Context: an optimization exercise on an open-source flow, tuned for a short achievable clock period and few clock cycles. The choices shown serve that exercise and are no tape-out recipe.
Function was checked by simulation only, so behaviour that the tests miss may differ from the original.
The series may have gaps, and a smaller design here may also do less where the tests do not look.
No activity file was given, so power comes from the tool's default toggle rates.

Run 1, clock tree after CTS:
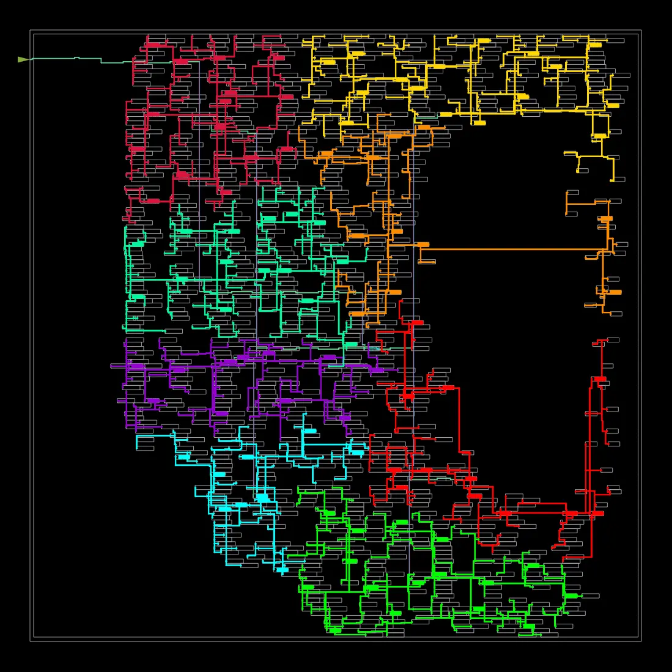
Run 1, M2 wires:
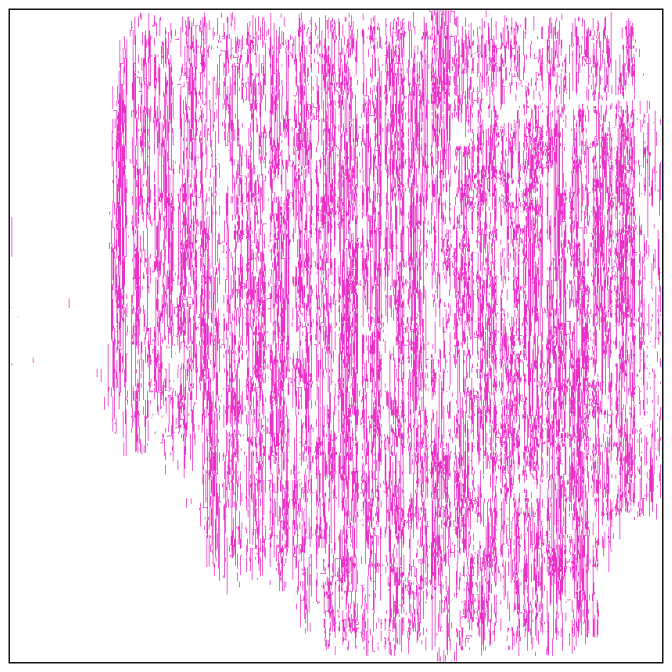
Run 1, register map, names as in the netlist:
Bar = 100 um.
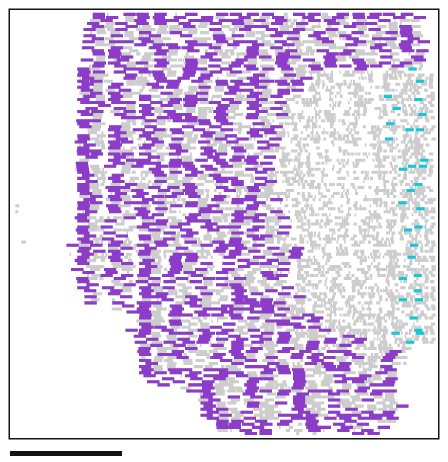
Run 1, cells colored by class:
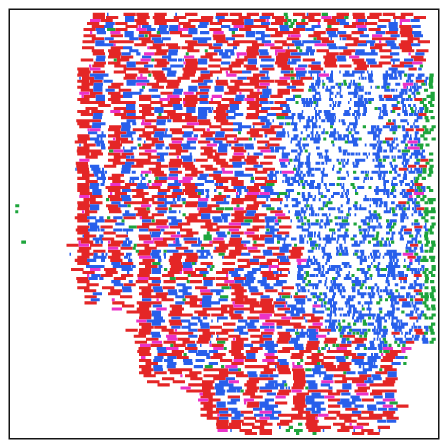
### run.sh
#!/bin/bash
# synth_recipe.tcl (not shown) runs the flow's synth.tcl, then flattens the netlist and writes it again
# the make line also repeats each setting of config.mk as NAME=value (left out here)
make -C /OpenROAD-flow-scripts/flow DESIGN_CONFIG=/design/flow/config.mk WORK_HOME=/design/flow/orfs CLKGATE_MAP_FILE= SYNTH_SCRIPT=/design/flow/synth_recipe.tcl finish
### config.mk
export PLATFORM = sky130hd
export DESIGN_NAME = processor
export DESIGN_NICKNAME = processor
export VERILOG_FILES = /design/flow/design.v
export SDC_FILE = /design/flow/constraint.sdc
export NUM_CORES = 4
export LEC_CHECK = 0
export CAP_MARGIN = 20
export CORE_MARGIN = 2
export CORE_UTILIZATION = 40
export SLEW_MARGIN = 20
### constraint.sdc
create_clock -name core_clock -period 10.5 [get_ports {clk}]
set_input_delay 2.1000 -clock core_clock [delete_from_list [all_inputs] [get_ports {clk}]]
set_output_delay 2.1000 -clock core_clock [all_outputs]
set_load 0.01 [all_outputs]
### design.v
module processor( input         clk, reset,
                  output reg [31:0] PC,
                  input  [31:0] instruction,
                  output        WE,
                  output [31:0] address_to_mem,
                  output [31:0] data_to_mem,
                  input  [31:0] data_from_mem  
                );
	wire BranchJalr, BranchJal, BranchBeq, RegWrite, MemToReg, MemWrite, ALUSrc, immControl, s_auipc;
    wire [2:0] ALUControl;
	wire [31:0] rs1, rs2, SrcB;
	wire [31:0] immOp;
	wire [31:0] ALUout;
	wire zero, neg;
	wire [31:0] PCn, mux3_out, res, res_new;
	wire [1:0] signal_1;
    wire signal_2;
	wire [31:0] sum_signal_1, sum_signal_2;
	always @ (posedge clk)
	begin
		if (reset) PC <= 32'b0;
		else PC <= PCn;
	end
	reg_file  regfile(instruction[19:15],instruction[24:20],instruction[11:7],res_new, RegWrite, clk, rs1, rs2);
	control_unit control_u(instruction, neg, BranchJalr, BranchJal, BranchBeq, RegWrite, MemToReg, MemWrite, ALUControl, ALUSrc, immControl, s_auipc);
	mux21 mux_1(rs2, immOp, ALUSrc, SrcB);
	alu  alu_main(rs1, SrcB, ALUControl, ALUout, zero);
	immdecode immc(instruction, immControl, immOp, neg);
	assign signal_1[0] = BranchJalr;
	assign signal_1[1] = (BranchBeq & zero) | BranchJal;
	assign signal_2 = BranchJal | BranchJalr;
	assign sum_signal_1 = PC + 4;
	assign sum_signal_2 = immOp +PC;
	mux31 mux_2(sum_signal_1,ALUout,sum_signal_2,signal_1,PCn);  
	mux21 mux_3(ALUout, sum_signal_1, signal_2, mux3_out);
	mux21 mux_4(mux3_out, data_from_mem, MemToReg, res);
	mux21 mux_extra(res,sum_signal_2,s_auipc,res_new);  
	assign WE = MemWrite;
	assign address_to_mem = ALUout;
	assign data_to_mem = rs2;
endmodule
module alu (input [31:0] sA,sB,
            input [2:0] control,
            output reg [31:0] result,
			output reg zero);
     always @ (*)
        case(control)
          0: result = sA + sB;  
          1: result = sA - sB;  
		  2: begin  
		        result[31:24] =  sA[31:24] +  sB[31:24];
				result[23:16] =  sA[23:16] +  sB[23:16];
			    result[15:8] =  sA[15:8] +  sB[15:8];
				result[7:0] =  sA[7:0] +  sB[7:0];
			 end
		  3: result = sA & sB;  
		  4: result = $signed(sA) < $signed(sB);  
		  5: result = {sB[31:12],12'b0000_0000_0000};  
		  6: result = sA << sB;  
		  7: result = sA >> sB;  
          default: result = 0;
        endcase
      always @ (*)
        if (result) zero = 0;  
        else zero  = 1;
endmodule
module control_unit (input [31:0] instr,  
                     input neg,
                     output reg BranchJalr, BranchJal, BranchBeq, RegWrite, MemToReg, MemWrite, 
					 output reg [2:0] ALUControl,
					 output reg ALUSrc, immControl,s_auipc);
     reg [11:0]concat_code;
	 wire [6:0] funct7, opcode;
	 wire [2:0] funct3;
	 assign funct7 = instr[31:25];
	 assign funct3 = instr[14:12];
	 assign opcode = instr[6:0];
	 always @ (*) 
	    begin
        concat_code = 12'b000000_000_00_0;  
        case (opcode)
        7'b0110011: begin 
					case (funct3)
						3'b000: begin
								case(funct7)
									7'b0000000: concat_code = 12'b000100_000_00_0;  
									7'b0100000: concat_code = 12'b000100_001_00_0;  
								endcase
								end
						3'b001: concat_code = 12'b000000_000_00_0;  
						3'b010: concat_code = 12'b000100_100_00_0;  
						3'b101: begin
						        case(funct7)
									7'b0000000: concat_code = 12'b000000_000_00_0;  
									7'b0100000: concat_code = 12'b000000_000_00_0;  
								endcase
						        end
						3'b111: concat_code = 12'b000100_011_00_0;  
					endcase
			        end
		7'b0010011: begin
		               if (neg) concat_code = 12'b000100_001_11_0;  
					   else concat_code = 12'b000100_000_11_0;  
		            end
		7'b0001011: concat_code = 12'b000100_010_00_0;  
		7'b1100011: concat_code = 12'b001000_001_01_0;  
		7'b0000011: concat_code = 12'b000110_000_11_0;  
		7'b0100011: concat_code = 12'b000001_000_11_0;  
		7'b0110111: concat_code = 12'b000100_101_11_0;  
		7'b1101111: concat_code = 12'b010100_000_01_0;  
		7'b1100111: concat_code = 12'b100100_000_11_0;  
		7'b0010111: concat_code = 12'b000100_000_01_1;  
        default: concat_code = 12'b000000_000_00_0;
        endcase		
		end
	 always @ (*) 
	 begin
	 BranchJalr = concat_code[11];
	 BranchJal = concat_code[10];
	 BranchBeq = concat_code[9];
	 RegWrite = concat_code[8];
	 MemToReg = concat_code[7];
	 MemWrite = concat_code[6];
	 ALUControl = concat_code[5:3];
	 ALUSrc = concat_code[2];
	 immControl = concat_code[1];
	 s_auipc = concat_code[0];
	 end
endmodule
module immdecode(input [31:0] in,  
                 input immControl,
				 output reg [31:0] immOp,
				 output reg neg);
	wire [6:0] opcode;
	assign opcode = in[6:0];	 
	always @ (*)
	begin
	neg = 1'b0;
	immOp = 32'b0;  
	  if (immControl) begin
		case(opcode)
		7'b0110011: immOp = 32'b0;  
		7'b0001011: immOp = 32'b0;  
		7'b0010011: immOp = {{21{in[31]}}, in[30:20]};  
		7'b1100111: immOp = {{21{in[31]}}, in[30:20]};  
		7'b0000011: immOp = {{21{in[31]}}, in[30:20]};  
		7'b0100011: immOp = {{21{in[31]}}, in[30:25],in[11:8], in[7]};  
		7'b1100011: immOp = {{20{in[31]}}, in[7],in[30:25],in[11:8],1'b0};  
		7'b1101111: immOp = {{12{in[31]}}, in[19:12],in[20],in[30:25], in[24:21], 1'b0};  
		7'b0110111: immOp = {in[31], in[30:20], in[19:12], 12'b0};  
		7'b0010111: immOp = {in[31], in[30:20], in[19:12], 12'b0};  
		default: immOp = 32'b0;
		endcase
	  end
	end
endmodule		
module reg_file (input [4:0] A1, A2, A3,
            input [31:0] WD3,
			input WE3, clk,
            output [31:0] RD1, RD2);
	 reg [31:0] rf[31:0];  
	 assign RD1 = (A1 == 5'd0) ? 32'b0 : rf[A1]; 
     assign RD2 = (A2 == 5'd0) ? 32'b0 : rf[A2];
	 always @ (posedge clk)  
	    begin
	    if (WE3) begin
		   if (A3 != 0) begin
		    rf[A3] <= WD3;
		   end
		end	
		end
endmodule
module mux21 (input[31:0] d0, d1,
              input select,
              output reg [31:0] y);
   always @ (*)
	if (select) y = d1;
        else y = d0;
endmodule
module mux31 (input [31:0] d0,d1,d2,
                   input [1:0] select ,
                   output reg [31:0] y);
     always @ (*)
        case(select)
          0: y = d0;
          1: y = d1;
          2: y = d2;
          default: y = 0; 
        endcase
endmodule
==> summary.txt, run 1 <==
Sequential cell fraction of total power: 43.5%
TAP cells: 1,903
PD cells: 180 mW/mm^2
ClkCell Share: 5.48%
Status: finished clean
Insertion delay to the later sink of the worst-skew pair: 0.74 ns
Delay-heaviest family, CP: compound AO/OA/AOI/OAI gates
P_clk: 4.00 mW
Critical-path cell list: buf_8, buf_4, mux4_2, mux4_2, mux2_2, nand2_1, inv_1, a21boi_0, ha_1, nor4_2, or4b_1, a21oi_1, or3_1, a21oi_1, o21a_1, o21a_1, o31ai_1, mux2_2, o22ai_1, clkdlybuf4s50_1
Met3 wire len: 18.4 mm
Main combinational cell family by area after synthesis: multiplexers
Remaining antenna violation count after routing: 0
Hold Buf Count CTS: 0
FF-to-FF setup slack: 2.90 ns
NetSw: 3.52 mW
Critical Path Max Stage Delay: 0.62 ns
Tot GR Track Use: 26.0%
Worst R2R End: PC[3]
Switching share of total power: 29.1%
Sequential share of cell area: 46.9%
RSZ-0062 raised after global routing: no
Initial Util: 40.2%
Met2 WL: 88.7 mm
Combinational cell power: 2.83 mW
GR Util met3: 3.77%
Worst Max-Slew Pin Slew: 1.12 ns
Worst min-delay path class: flop to flop
Register Area: 0.0314 mm^2
Met1 wire length: 77.9 mm
DR pass1 iterations: 5
Post-synth ARST share: 0%
Int Pwr: 8.55 mW
Multi-input combinational gate total: 2,278
Synthesized cell area: 0.0576 mm^2
Max Root-Sink Buffers: 3
Worst Path Buf+Inv: 4
CP arrival: 8.12 ns
Met2 GRT Util: 40.1%
Sum of net half-perimeters after detailed placement: 120 mm
Largest area contributor in the synthesized netlist: edfxtp_1
CP Max Fanout: 15
Number of global-route vias before repair: 37,621
Share of layout cells above drive strength 1: 28.9%
Vias: 38,628
Residual DRC count: 0
Fin crit period: 10.22 ns
Largest power group: sequential cells
Crit Reg-Reg Startpoint: regfile.rf[31][8]
Count leader, synth: edfxtp_1
Hold Startpoint: PC[0]
FP Rows: 139
Largest registers: regfile.rf: 1024 flops, PC: 32 flops
Largest register by flop count: regfile.rf
Drt wl/cell: 32.3 um
Avg Inst Size Synth: 15.7 um^2
Power share of the combinational group: 23.4%
Initial antenna violation count: 6
Fin. max-slew vios: 0
Tot Pwr: 12.1 mW
Sequential cell area fraction in the yosys report: 54.5%
GR Layer Usage met1: 37.2%
CTS clk-pin slew, worst paths: 0.06 ns
# setup viols final: 0
IO Count: 163
Worst Clk Skew: 0.0493 ns
Signal buf overhead: 5.74%
NumNets Final: 4,150
First-pass GRT wire length: 274 mm
Critical path class: primary input to output pin
YS warnings: 7
Die area: 0.147 mm^2
Multiplexer share of the synthesized area: 25.7%
Final worst slack: 0.284 ns
Ant diodes: 0
CTS tree: yes
Critical Path RT: 8.40 ns
Simple-gate share of the synthesized area: 5.66%
Final Wtd Congestion: 0.986
Post-Syn Instances: 3,678
CP Launch Type: primary input
Worst Setup EP: address_to_mem[29]
Leak Pwr: 22.3 nW
Largest class: sequential cells
Die Y-Extent: 383 um
Max Cap Viol: 0
GRT Max-Usage Layer: met2
Xor-xnor portion of the synthesized cell area: 1.11%
Synth Area in Compound Gates: 8.13%
Stages on the worst setup path: 20
Dpl cells: 5,776
Final instance area: 0.0670 mm^2
Final worst-path cycle share: 97.3%
Hold Path Depth: 2
Global route total overflow: 0
DRT iter0 DRCs: 4,853
Highest Signal Layer: met5
Max reg flops: 1,024
Post-synth EDFFs: 1,024
Non-CTS inverters: 114
Synth Area in Adders: 2.30%
Most common cell after layout, fill and taps aside: edfxtp_1
Area grow syn2layout: 16.3%
Number of clock buffers in the layout: 119
Total Routed Length: 193 mm
Hold_ws: 0.573 ns
Final Core Density: 46.7%
Post-synth top flop: edfxtp_1
Synth cell types: 105
Crit path launch: instruction[20]
Commonest cells in the netlist: edfxtp_1 (1,024), mux4_2 (600), nor2_1 (259)
Via density: 6.46
Die X: 383 um
Most frequent cells in the layout: edfxtp_1 (1,024), mux4_2 (600), buf_4 (248)
I/O Buffers: 162
Top cells by area, synth: edfxtp_1 (53%), mux4_2 (23%), ha_1 (2.1%)
Placed instance area: 0.0633 mm^2
Multi-input combinational area share: 37.7%
H-tree levels: 3
Critical-path top delay cell: clkdlybuf4s50_1
Testbench counts for the RTL of run 1, summed over its fixed seeds: cycles 81,610.
## Picture notes: 'clock tree after CTS'
Seq cells: 1,056
Num CTS Buffers: 107
root buf cell: clkbuf_16
CTS Sinks: 1,056

## Picture notes: 'M2 wires'
wire length on this layer: 88.7 mm
main direction: vertical
nets with wire on the layer: 3,655
share of all routed wire: 46%

## Picture notes: 'register map, names as in the netlist'
| signal | color | sequential cells |
|---|---|---|
| PC | cyan | 32 |
| regfile.rf | purple | 1,024 |

## Picture notes: 'cells colored by class'
| class | color | cells | share of their area |
|---|---|---|---|
| registers | red | 1,056 | 49% |
| remaining buffers and delay cells | green | 425 | 6.0% |
| remaining logic cells | blue | 2,392 | 40% |
| clock drivers and dummy loads | magenta | 199 | 5.7% |

Run 1, signal wires by layer:
Bar = 100 um.
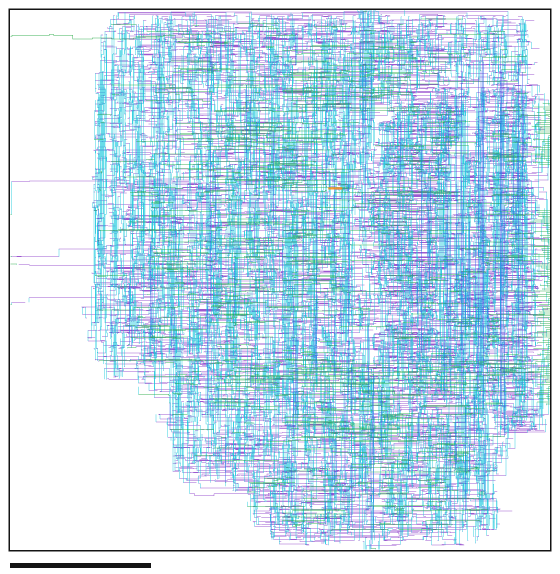

## Run 2: files that changed since run 1, shown whole
==> design.v <==
module processor( input         clk, reset,
                  output reg [31:0] PC,
                  input  [31:0] instruction,
                  output        WE,
                  output [31:0] address_to_mem,
                  output [31:0] data_to_mem,
                  input  [31:0] data_from_mem
                );
    reg        d_v;
    reg [31:0] d_ir, d_pc;
    reg        e_wr, e_ld, e_st, e_br, e_jalr, e_pred;
    reg [4:0]  e_rd;
    reg [31:0] e_a, e_b, e_sd, e_const, e_alt;
    reg        e_add, e_sub, e_and, e_slt, e_qb, e_cst;
    reg        e_fa_m, e_fa_w, e_fb_m, e_fb_w, e_fs_m, e_fs_w;
    reg        m_wr, m_ld, m_st;
    reg [4:0]  m_rd;
    reg [31:0] m_res, m_sd;
    reg        w_wr;
    reg [4:0]  w_rd;
    reg [31:0] w_val;
    reg [31:0] rf [1:31];
    wire [6:0] op  = d_ir[6:0];
    wire [2:0] f3  = d_ir[14:12];
    wire [6:0] f7  = d_ir[31:25];
    wire [4:0] rs1 = d_ir[19:15];
    wire [4:0] rs2 = d_ir[24:20];
    wire [4:0] rd  = d_ir[11:7];
    wire isR    = op == 7'b0110011;
    wire rok    = (f3 == 3'b000 && (f7 == 7'b0000000 || f7 == 7'b0100000)) || f3 == 3'b010 || f3 == 3'b111;
    wire isI    = op == 7'b0010011;
    wire isQB   = op == 7'b0001011;
    wire isLD   = op == 7'b0000011;
    wire isST   = op == 7'b0100011;
    wire isBR   = op == 7'b1100011;
    wire isLUI  = op == 7'b0110111;
    wire isAUI  = op == 7'b0010111;
    wire isJAL  = op == 7'b1101111;
    wire isJALR = op == 7'b1100111;
    wire d_wr   = d_v && rd != 5'd0 && ((isR && rok) || isI || isQB || isLD || isLUI || isAUI || isJAL || isJALR);
    wire use1   = isR || isI || isQB || isLD || isST || isBR || isJALR;
    wire use2   = isR || isQB || isST || isBR;
    wire [31:0] immI = {{20{d_ir[31]}}, d_ir[31:20]};
    wire [31:0] immS = {{20{d_ir[31]}}, d_ir[31:25], d_ir[11:7]};
    wire [31:0] immB = {{19{d_ir[31]}}, d_ir[31], d_ir[7], d_ir[30:25], d_ir[11:8], 1'b0};
    wire [31:0] immJ = {{11{d_ir[31]}}, d_ir[31], d_ir[19:12], d_ir[20], d_ir[30:21], 1'b0};
    wire [31:0] immU = {d_ir[31:12], 12'b0};
    wire [31:0] d_pc4 = d_pc + 32'd4;
    wire [31:0] d_tgt = d_pc + (isJAL ? immJ : isBR ? immB : immU);
    wire [31:0] r1 = (rs1 == 5'd0) ? 32'd0 : (w_wr && w_rd == rs1) ? w_val : rf[rs1];
    wire [31:0] r2 = (rs2 == 5'd0) ? 32'd0 : (w_wr && w_rd == rs2) ? w_val : rf[rs2];
    wire fa_m = use1 && e_wr && e_rd == rs1;
    wire fa_w = use1 && m_wr && m_rd == rs1;
    wire fs_m = use2 && e_wr && e_rd == rs2;
    wire fs_w = use2 && m_wr && m_rd == rs2;
    wire bimm = isI || isLD || isST || isJALR;
    wire stall = d_v && e_ld && ((use1 && e_rd == rs1) || (use2 && e_rd == rs2));
    wire d_pred   = isBR && d_ir[31];
    wire d_redir  = d_v && !stall && (isJAL || d_pred);
    wire [31:0] A  = e_fa_m ? m_res : e_fa_w ? w_val : e_a;
    wire [31:0] B  = e_fb_m ? m_res : e_fb_w ? w_val : e_b;
    wire [31:0] SD = e_fs_m ? m_res : e_fs_w ? w_val : e_sd;
    wire [31:0] s_add = A + B;
    wire [31:0] s_sub = A - B;
    wire [31:0] s_qb  = {A[31:24] + B[31:24], A[23:16] + B[23:16], A[15:8] + B[15:8], A[7:0] + B[7:0]};
    wire        lt    = (A[31] != B[31]) ? A[31] : s_sub[31];
    wire [31:0] e_res = ({32{e_add}} & s_add) | ({32{e_sub}} & s_sub) | ({32{e_qb}} & s_qb) |
                        ({32{e_and}} & (A & B)) | ({32{e_slt}} & {31'd0, lt}) | ({32{e_cst}} & e_const);
    wire eq      = A == SD;
    wire e_mis   = e_br && (eq != e_pred);
    wire e_redir = e_mis || e_jalr;
    wire [31:0] e_tgt = e_jalr ? s_add : e_alt;
    always @(posedge clk) begin
        if (reset) begin
            PC <= 32'd0;
            d_v <= 1'b0;
            e_wr <= 1'b0; e_ld <= 1'b0; e_st <= 1'b0; e_br <= 1'b0; e_jalr <= 1'b0;
            m_wr <= 1'b0; m_ld <= 1'b0; m_st <= 1'b0;
            w_wr <= 1'b0;
        end else begin
            if (e_redir)       PC <= e_tgt;
            else if (d_redir)  PC <= d_tgt;
            else if (!stall)   PC <= PC + 32'd4;
            if (e_redir || d_redir) d_v <= 1'b0;
            else if (!stall)        d_v <= 1'b1;
            if (e_redir || stall || !d_v) begin
                e_wr <= 1'b0; e_ld <= 1'b0; e_st <= 1'b0; e_br <= 1'b0; e_jalr <= 1'b0;
            end else begin
                e_wr <= d_wr; e_ld <= isLD; e_st <= isST; e_br <= isBR; e_jalr <= isJALR;
            end
            m_wr <= e_wr; m_ld <= e_ld; m_st <= e_st;
            w_wr <= m_wr;
        end
        if (!stall && !e_redir) begin
            d_ir <= instruction;
            d_pc <= PC;
        end
        e_rd    <= rd;
        e_pred  <= d_pred;
        e_a     <= r1;
        e_b     <= bimm ? (isST ? immS : immI) : r2;
        e_sd    <= r2;
        e_const <= isLUI ? immU : isAUI ? d_tgt : d_pc4;
        e_alt   <= d_pred ? d_pc4 : d_tgt;
        e_add   <= isI || isLD || isST || (isR && f3 == 3'b000 && f7 == 7'b0000000);
        e_sub   <= isR && f3 == 3'b000 && f7 == 7'b0100000;
        e_and   <= isR && f3 == 3'b111;
        e_slt   <= isR && f3 == 3'b010;
        e_qb    <= isQB;
        e_cst   <= isLUI || isAUI || isJAL || isJALR;
        e_fa_m  <= fa_m;
        e_fa_w  <= !fa_m && fa_w;
        e_fb_m  <= !bimm && fs_m;
        e_fb_w  <= !bimm && !fs_m && fs_w;
        e_fs_m  <= fs_m;
        e_fs_w  <= !fs_m && fs_w;
        m_rd  <= e_rd;
        m_res <= e_res;
        m_sd  <= SD;
        w_rd  <= m_rd;
        w_val <= m_ld ? data_from_mem : m_res;
        if (w_wr) rf[w_rd] <= w_val;
    end
    assign WE             = m_st;
    assign address_to_mem = m_res;
    assign data_to_mem    = m_sd;
endmodule
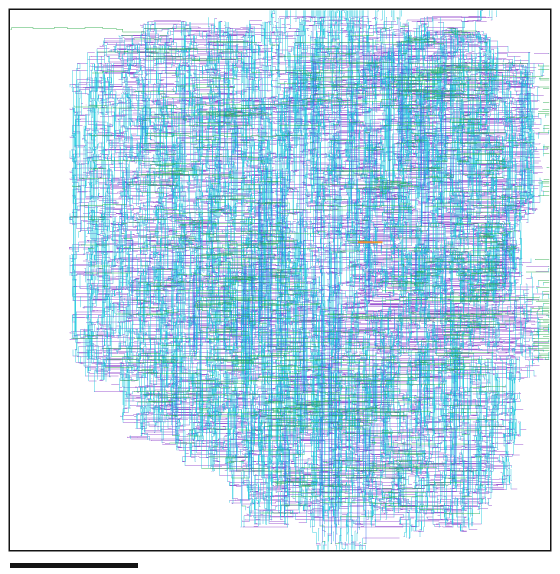
Run 2: signal wires by layer
Bar = 100 um.
| layer | color | wire length |
|---|---|---|
| M4 | blue | 10,100 um |
| M5 | orange | 17.5 um |
| M2 | cyan | 111 mm |
| M3 | green | 18,700 um |
| M1 | purple | 94.5 mm |

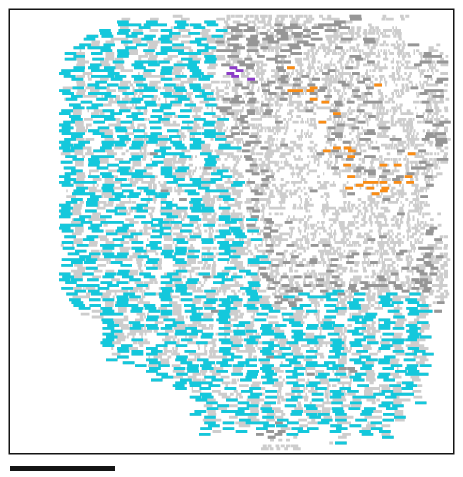
Run 2: register map, names as in the netlist
Bar = 100 um.
| signal | color | sequential cells |
|---|---|---|
| e_const | orange | 32 |
| rf | cyan | 992 |
| m_rd | purple | 5 |

==> summary.txt, run 2 <==
Max Root-Sink Buffers: 3 (unchanged)
Largest class: sequential cells (unchanged)
Clock network power share: 39.2% (was 33.1%)
Max Cap Viol: 0 (unchanged)
FF-to-FF setup slack: 5.02 ns (was 2.90 ns)
Switching share of total power: 27.0% (was 29.1%)
Power Sequential: 6.42 mW (was 5.25 mW)
Met1 wire length: 94.5 mm (was 77.9 mm)
Hold_ws: 0.394 ns (was 0.573 ns)
Dpl cells: 7,190 (was 5,776)
Non-CTS inverters: 174 (was 114)
Die area: 0.177 mm^2 (was 0.147 mm^2)
GR Layer Usage met1: 35.0% (was 37.2%)
Seq cells: 1,387 (was 1,056)
Synth cell types: 100 (was 105)
Delay-heaviest family, CP: simple AND/OR/NAND/NOR gates (was compound AO/OA/AOI/OAI gates)
Final Hold Viols: 0 (unchanged)
Hold Path Depth: 0 (was 2)
Post-synth top flop: edfxtp_1 (unchanged)
Worst vdd ir: 0.198 mV (was 0.138 mV)
Combinational cell power: 1.90 mW (was 2.83 mW)
Insertion delay to the later sink of the worst-skew pair: 0.81 ns (was 0.74 ns)
CTS Sinks: 1,387 (was 1,056)
Hold Startpoint: m_rd[4] (was PC[0])
CP Max Fanout: 54 (was 15)
Status: finished clean (unchanged)
Flops & latches, synth: 1,387 (was 1,056)
Met2 WL: 111 mm (was 88.7 mm)
Fin cells: 7,474 (was 5,975)
H-tree levels: 4 (was 3)
Top cells by area, synth: edfxtp_1 (46%), mux4_2 (16%), dfxtp_1 (9.5%) (was edfxtp_1 (53%), mux4_2 (23%), ha_1 (2.1%))
Power share of the combinational group: 13.9% (was 23.4%)
CTS clk-pin slew, worst paths: 0.06 ns (about the same)
Multiplexer share of the synthesized area: 22.3% (was 25.7%)
Avg Inst Size Synth: 14.0 um^2 (was 15.7 um^2)
# setup viols final: 0 (unchanged)
Largest area contributor in the synthesized netlist: edfxtp_1 (unchanged)
Met3 wire len: 18.7 mm (was 18.4 mm)
Synthesized cell area: 0.0695 mm^2 (was 0.0576 mm^2)
FP Rows: 152 (was 139)
Highest Signal Layer: met5 (unchanged)
CTS tree: yes (unchanged)
Worst Max-Slew Pin Slew: 1.13 ns (was 1.12 ns)
Largest register by flop count: rf (was regfile.rf)
Largest power group: sequential cells (unchanged)
Tot Pwr: 13.7 mW (was 12.1 mW)
Share of layout cells above drive strength 1: 20.9% (was 28.9%)
Residual DRC count: 0 (unchanged)
RSZ-0062 raised after global routing: no (unchanged)
GRT Max-Usage Layer: met2 (unchanged)
WHS Endpoint: w_rd[4] (was PC[0])
Critical Path RT: 11.20 ns (was 8.40 ns)
Sum of net half-perimeters after detailed placement: 149 mm (was 120 mm)
Post-synth ARST share: 0% (unchanged)
Critical-path top delay cell: nor2b_1 (was clkdlybuf4s50_1)
Met2 GRT Util: 41.8% (was 40.1%)
Vias: 46,249 (was 38,628)
Signal buf overhead: 3.30% (was 5.74%)
IO Count: 163 (unchanged)
Ant diodes: 11 (was 0)
I/O Buffers: 162 (unchanged)
Via density: 6.19 (was 6.46)
YS warnings: 1 (was 7)
NumNets Final: 5,202 (was 4,150)
PD cells: 174 mW/mm^2 (was 180 mW/mm^2)
Post-CTS Resized: 0 (unchanged)
ClkCell Share: 6.29% (was 5.48%)
Number of global-route vias before repair: 45,446 (was 37,621)
Number of fill cells in the layout: 15,152 (was 12,391)
Area grow syn2layout: 13.4% (was 16.3%)
Register Area: 0.0384 mm^2 (was 0.0314 mm^2)
TAP cells: 2,310 (was 1,903)
Worst R2R End: PC[31] (was PC[3])
Worst slack, placed: 5.13 ns (was 0.262 ns)
Total Routed Length: 234 mm (was 193 mm)
Largest net degree at the start of global routing: 118 (was 102)
CORE AREA: 0.172 mm^2 (was 0.143 mm^2)
Multi-input combinational gate total: 3,035 (was 2,278)
Critical path class: flop to flop (was primary input to output pin)
Sequential cell area fraction in the yosys report: 55.2% (was 54.5%)
Simple-gate share of the synthesized area: 6.11% (was 5.66%)
Post-Syn Instances: 4,945 (was 3,678)
Sequential cell fraction of total power: 46.9% (was 43.5%)
Final worst-path cycle share: 52.2% (was 97.3%)
Initial Util: 40.4% (was 40.2%)
Leak Pwr: 27.1 nW (was 22.3 nW)
Die X: 421 um (was 383 um)
Hold Buf Count CTS: 0 (unchanged)
R2R depth: 17 (was 25)
Share of the synthesized area in the top cell type: 45.7% (was 53.4%)
Worst Setup EP: PC[31] (was address_to_mem[29])
Buffers, non-clock: 284 (was 425)
Count leader, synth: edfxtp_1 (unchanged)
CP most frequent cell: buf_4
Worst min-delay path class: flop to flop (unchanged)
Stages on the worst setup path: 17 (was 20)
Setup repair bufs after CTS: 0 (unchanged)
Drt wl/cell: 31.3 um (was 32.3 um)
Sequential share of cell area: 48.7% (was 46.9%)
Number of clock buffers in the layout: 200 (was 119)
Crit Reg-Reg Startpoint: d_ir[5] (was regfile.rf[31][8])
Remaining antenna violation count after routing: 0 (unchanged)
Root buf cell: clkbuf_16 (unchanged)
Post-synth EDFFs: 1,056 (was 1,024)
Max reg flops: 992 (was 1,024)
Crit path launch: d_ir[5] (was instruction[20])
GR Util met3: 4.75% (was 3.77%)
Multi-input combinational area share: 37.1% (was 37.7%)
P_clk: 5.37 mW (was 4.00 mW)
Worst Clk Skew: 0.0322 ns (was 0.0493 ns)
First-pass GRT wire length: 331 mm (was 274 mm)
Worst Path Buf+Inv: 2 (was 4)
Synth Area in Compound Gates: 9.01% (was 8.13%)
Initial antenna violation count: 5 (was 6)
NetSw: 3.69 mW (was 3.52 mW)
Global route total overflow: 0 (unchanged)
Critical Path Max Stage Delay: 0.59 ns (was 0.62 ns)
Critical-path cell list: buf_4, nand3b_1, nor4_2, nor2_1, buf_4, nor2b_1, a21o_1, ha_1, nand2_1, or4_1, a21oi_1, o21ai_0, o311ai_1, a31oi_1, xnor2_1, a211oi_1, a2111oi_2 (was buf_8, buf_4, mux4_2, mux4_2, mux2_2, nand2_1, inv_1, a21boi_0, ha_1, nor4_2, or4b_1, a21oi_1, or3_1, a21oi_1, o21a_1, o21a_1, o31ai_1, mux2_2, o22ai_1, clkdlybuf4s50_1)
Commonest cells in the netlist: edfxtp_1 (1,056), mux4_2 (490), dfxtp_1 (331) (was edfxtp_1 (1,024), mux4_2 (600), nor2_1 (259))
Final worst slack: 5.02 ns (was 0.284 ns)
Die Y-Extent: 421 um (was 383 um)
Most common cell after layout, fill and taps aside: edfxtp_1 (unchanged)
CP Launch Type: flop (was primary input)
DR pass1 iterations: 9 (was 5)
DRT iter0 DRCs: 5,322 (was 4,853)
Tot GR Track Use: 26.1% (was 26.0%)
CP endpoint kind: flop (was output pin)
Footprint of the multi-input gates: 0.0292 mm^2 (was 0.0253 mm^2)
Num CTS Buffers: 149 (was 107)
Xor-xnor portion of the synthesized cell area: 2.29% (was 1.11%)
Int Pwr: 10.0 mW (was 8.55 mW)
Total Neg Setup Slack: 0 ns (unchanged)
Worst slew margin relative to its limit: 24.4% (was 24.8%)
Fin crit period: 5.48 ns (was 10.22 ns)
Main combinational cell family by area after synthesis: multiplexers (unchanged)
Final Core Density: 45.8% (was 46.7%)
Final Wtd Congestion: 0.927 (was 0.986)
Final instance area: 0.0788 mm^2 (was 0.0670 mm^2)
FMAX: 0.182 GHz (was 0.0979 GHz)
Placed instance area: 0.0738 mm^2 (was 0.0633 mm^2)
CP arrival: 6.18 ns (was 8.12 ns)
Fin. max-slew vios: 0 (unchanged)
Synth Area in Adders: 1.97% (was 2.30%)
Most frequent cells in the layout: edfxtp_1 (1,056), mux4_2 (490), dfxtp_1 (304) (was edfxtp_1 (1,024), mux4_2 (600), buf_4 (248))
Testbench counts for the RTL of run 2, summed over its fixed seeds: cycles 92,935.

==> afterwards: timing with drivers on the ports <==
The results above use ideal ports. As a check the final layouts listed here were re-extracted and re-timed, cells and wires unchanged. Step 1: set_driving_cell puts a clkbuf_16 on clk and a buf_2 on each other input, an assumption about the parent block. Step 2 adds t to the input delays and takes it off the output delays; t is the mean of the earliest and latest rising clock arrival at the registers after step 1. Input paths then give back, and output paths get back, about the clock's delay inside the block. a / b / c = ideal ports / drivers / drivers and shift; a / b = the first two.
run	t, ns	setup WS [ns]	latest minus earliest clock arrival (ns)	worst register clock-pin slew, ns
run 1	0.806	0.284 / 0.235 / 0.235	0.049 / 0.050	0.07 / 0.07
run 2	0.886	5.018 / 5.018 / 5.018	0.048 / 0.048	0.07 / 0.07
After both steps setup and hold are still met in every run listed. The setup slack of run 1, which loses most, moves by -0.049 ns with the drivers and by -0.049 ns with both steps.
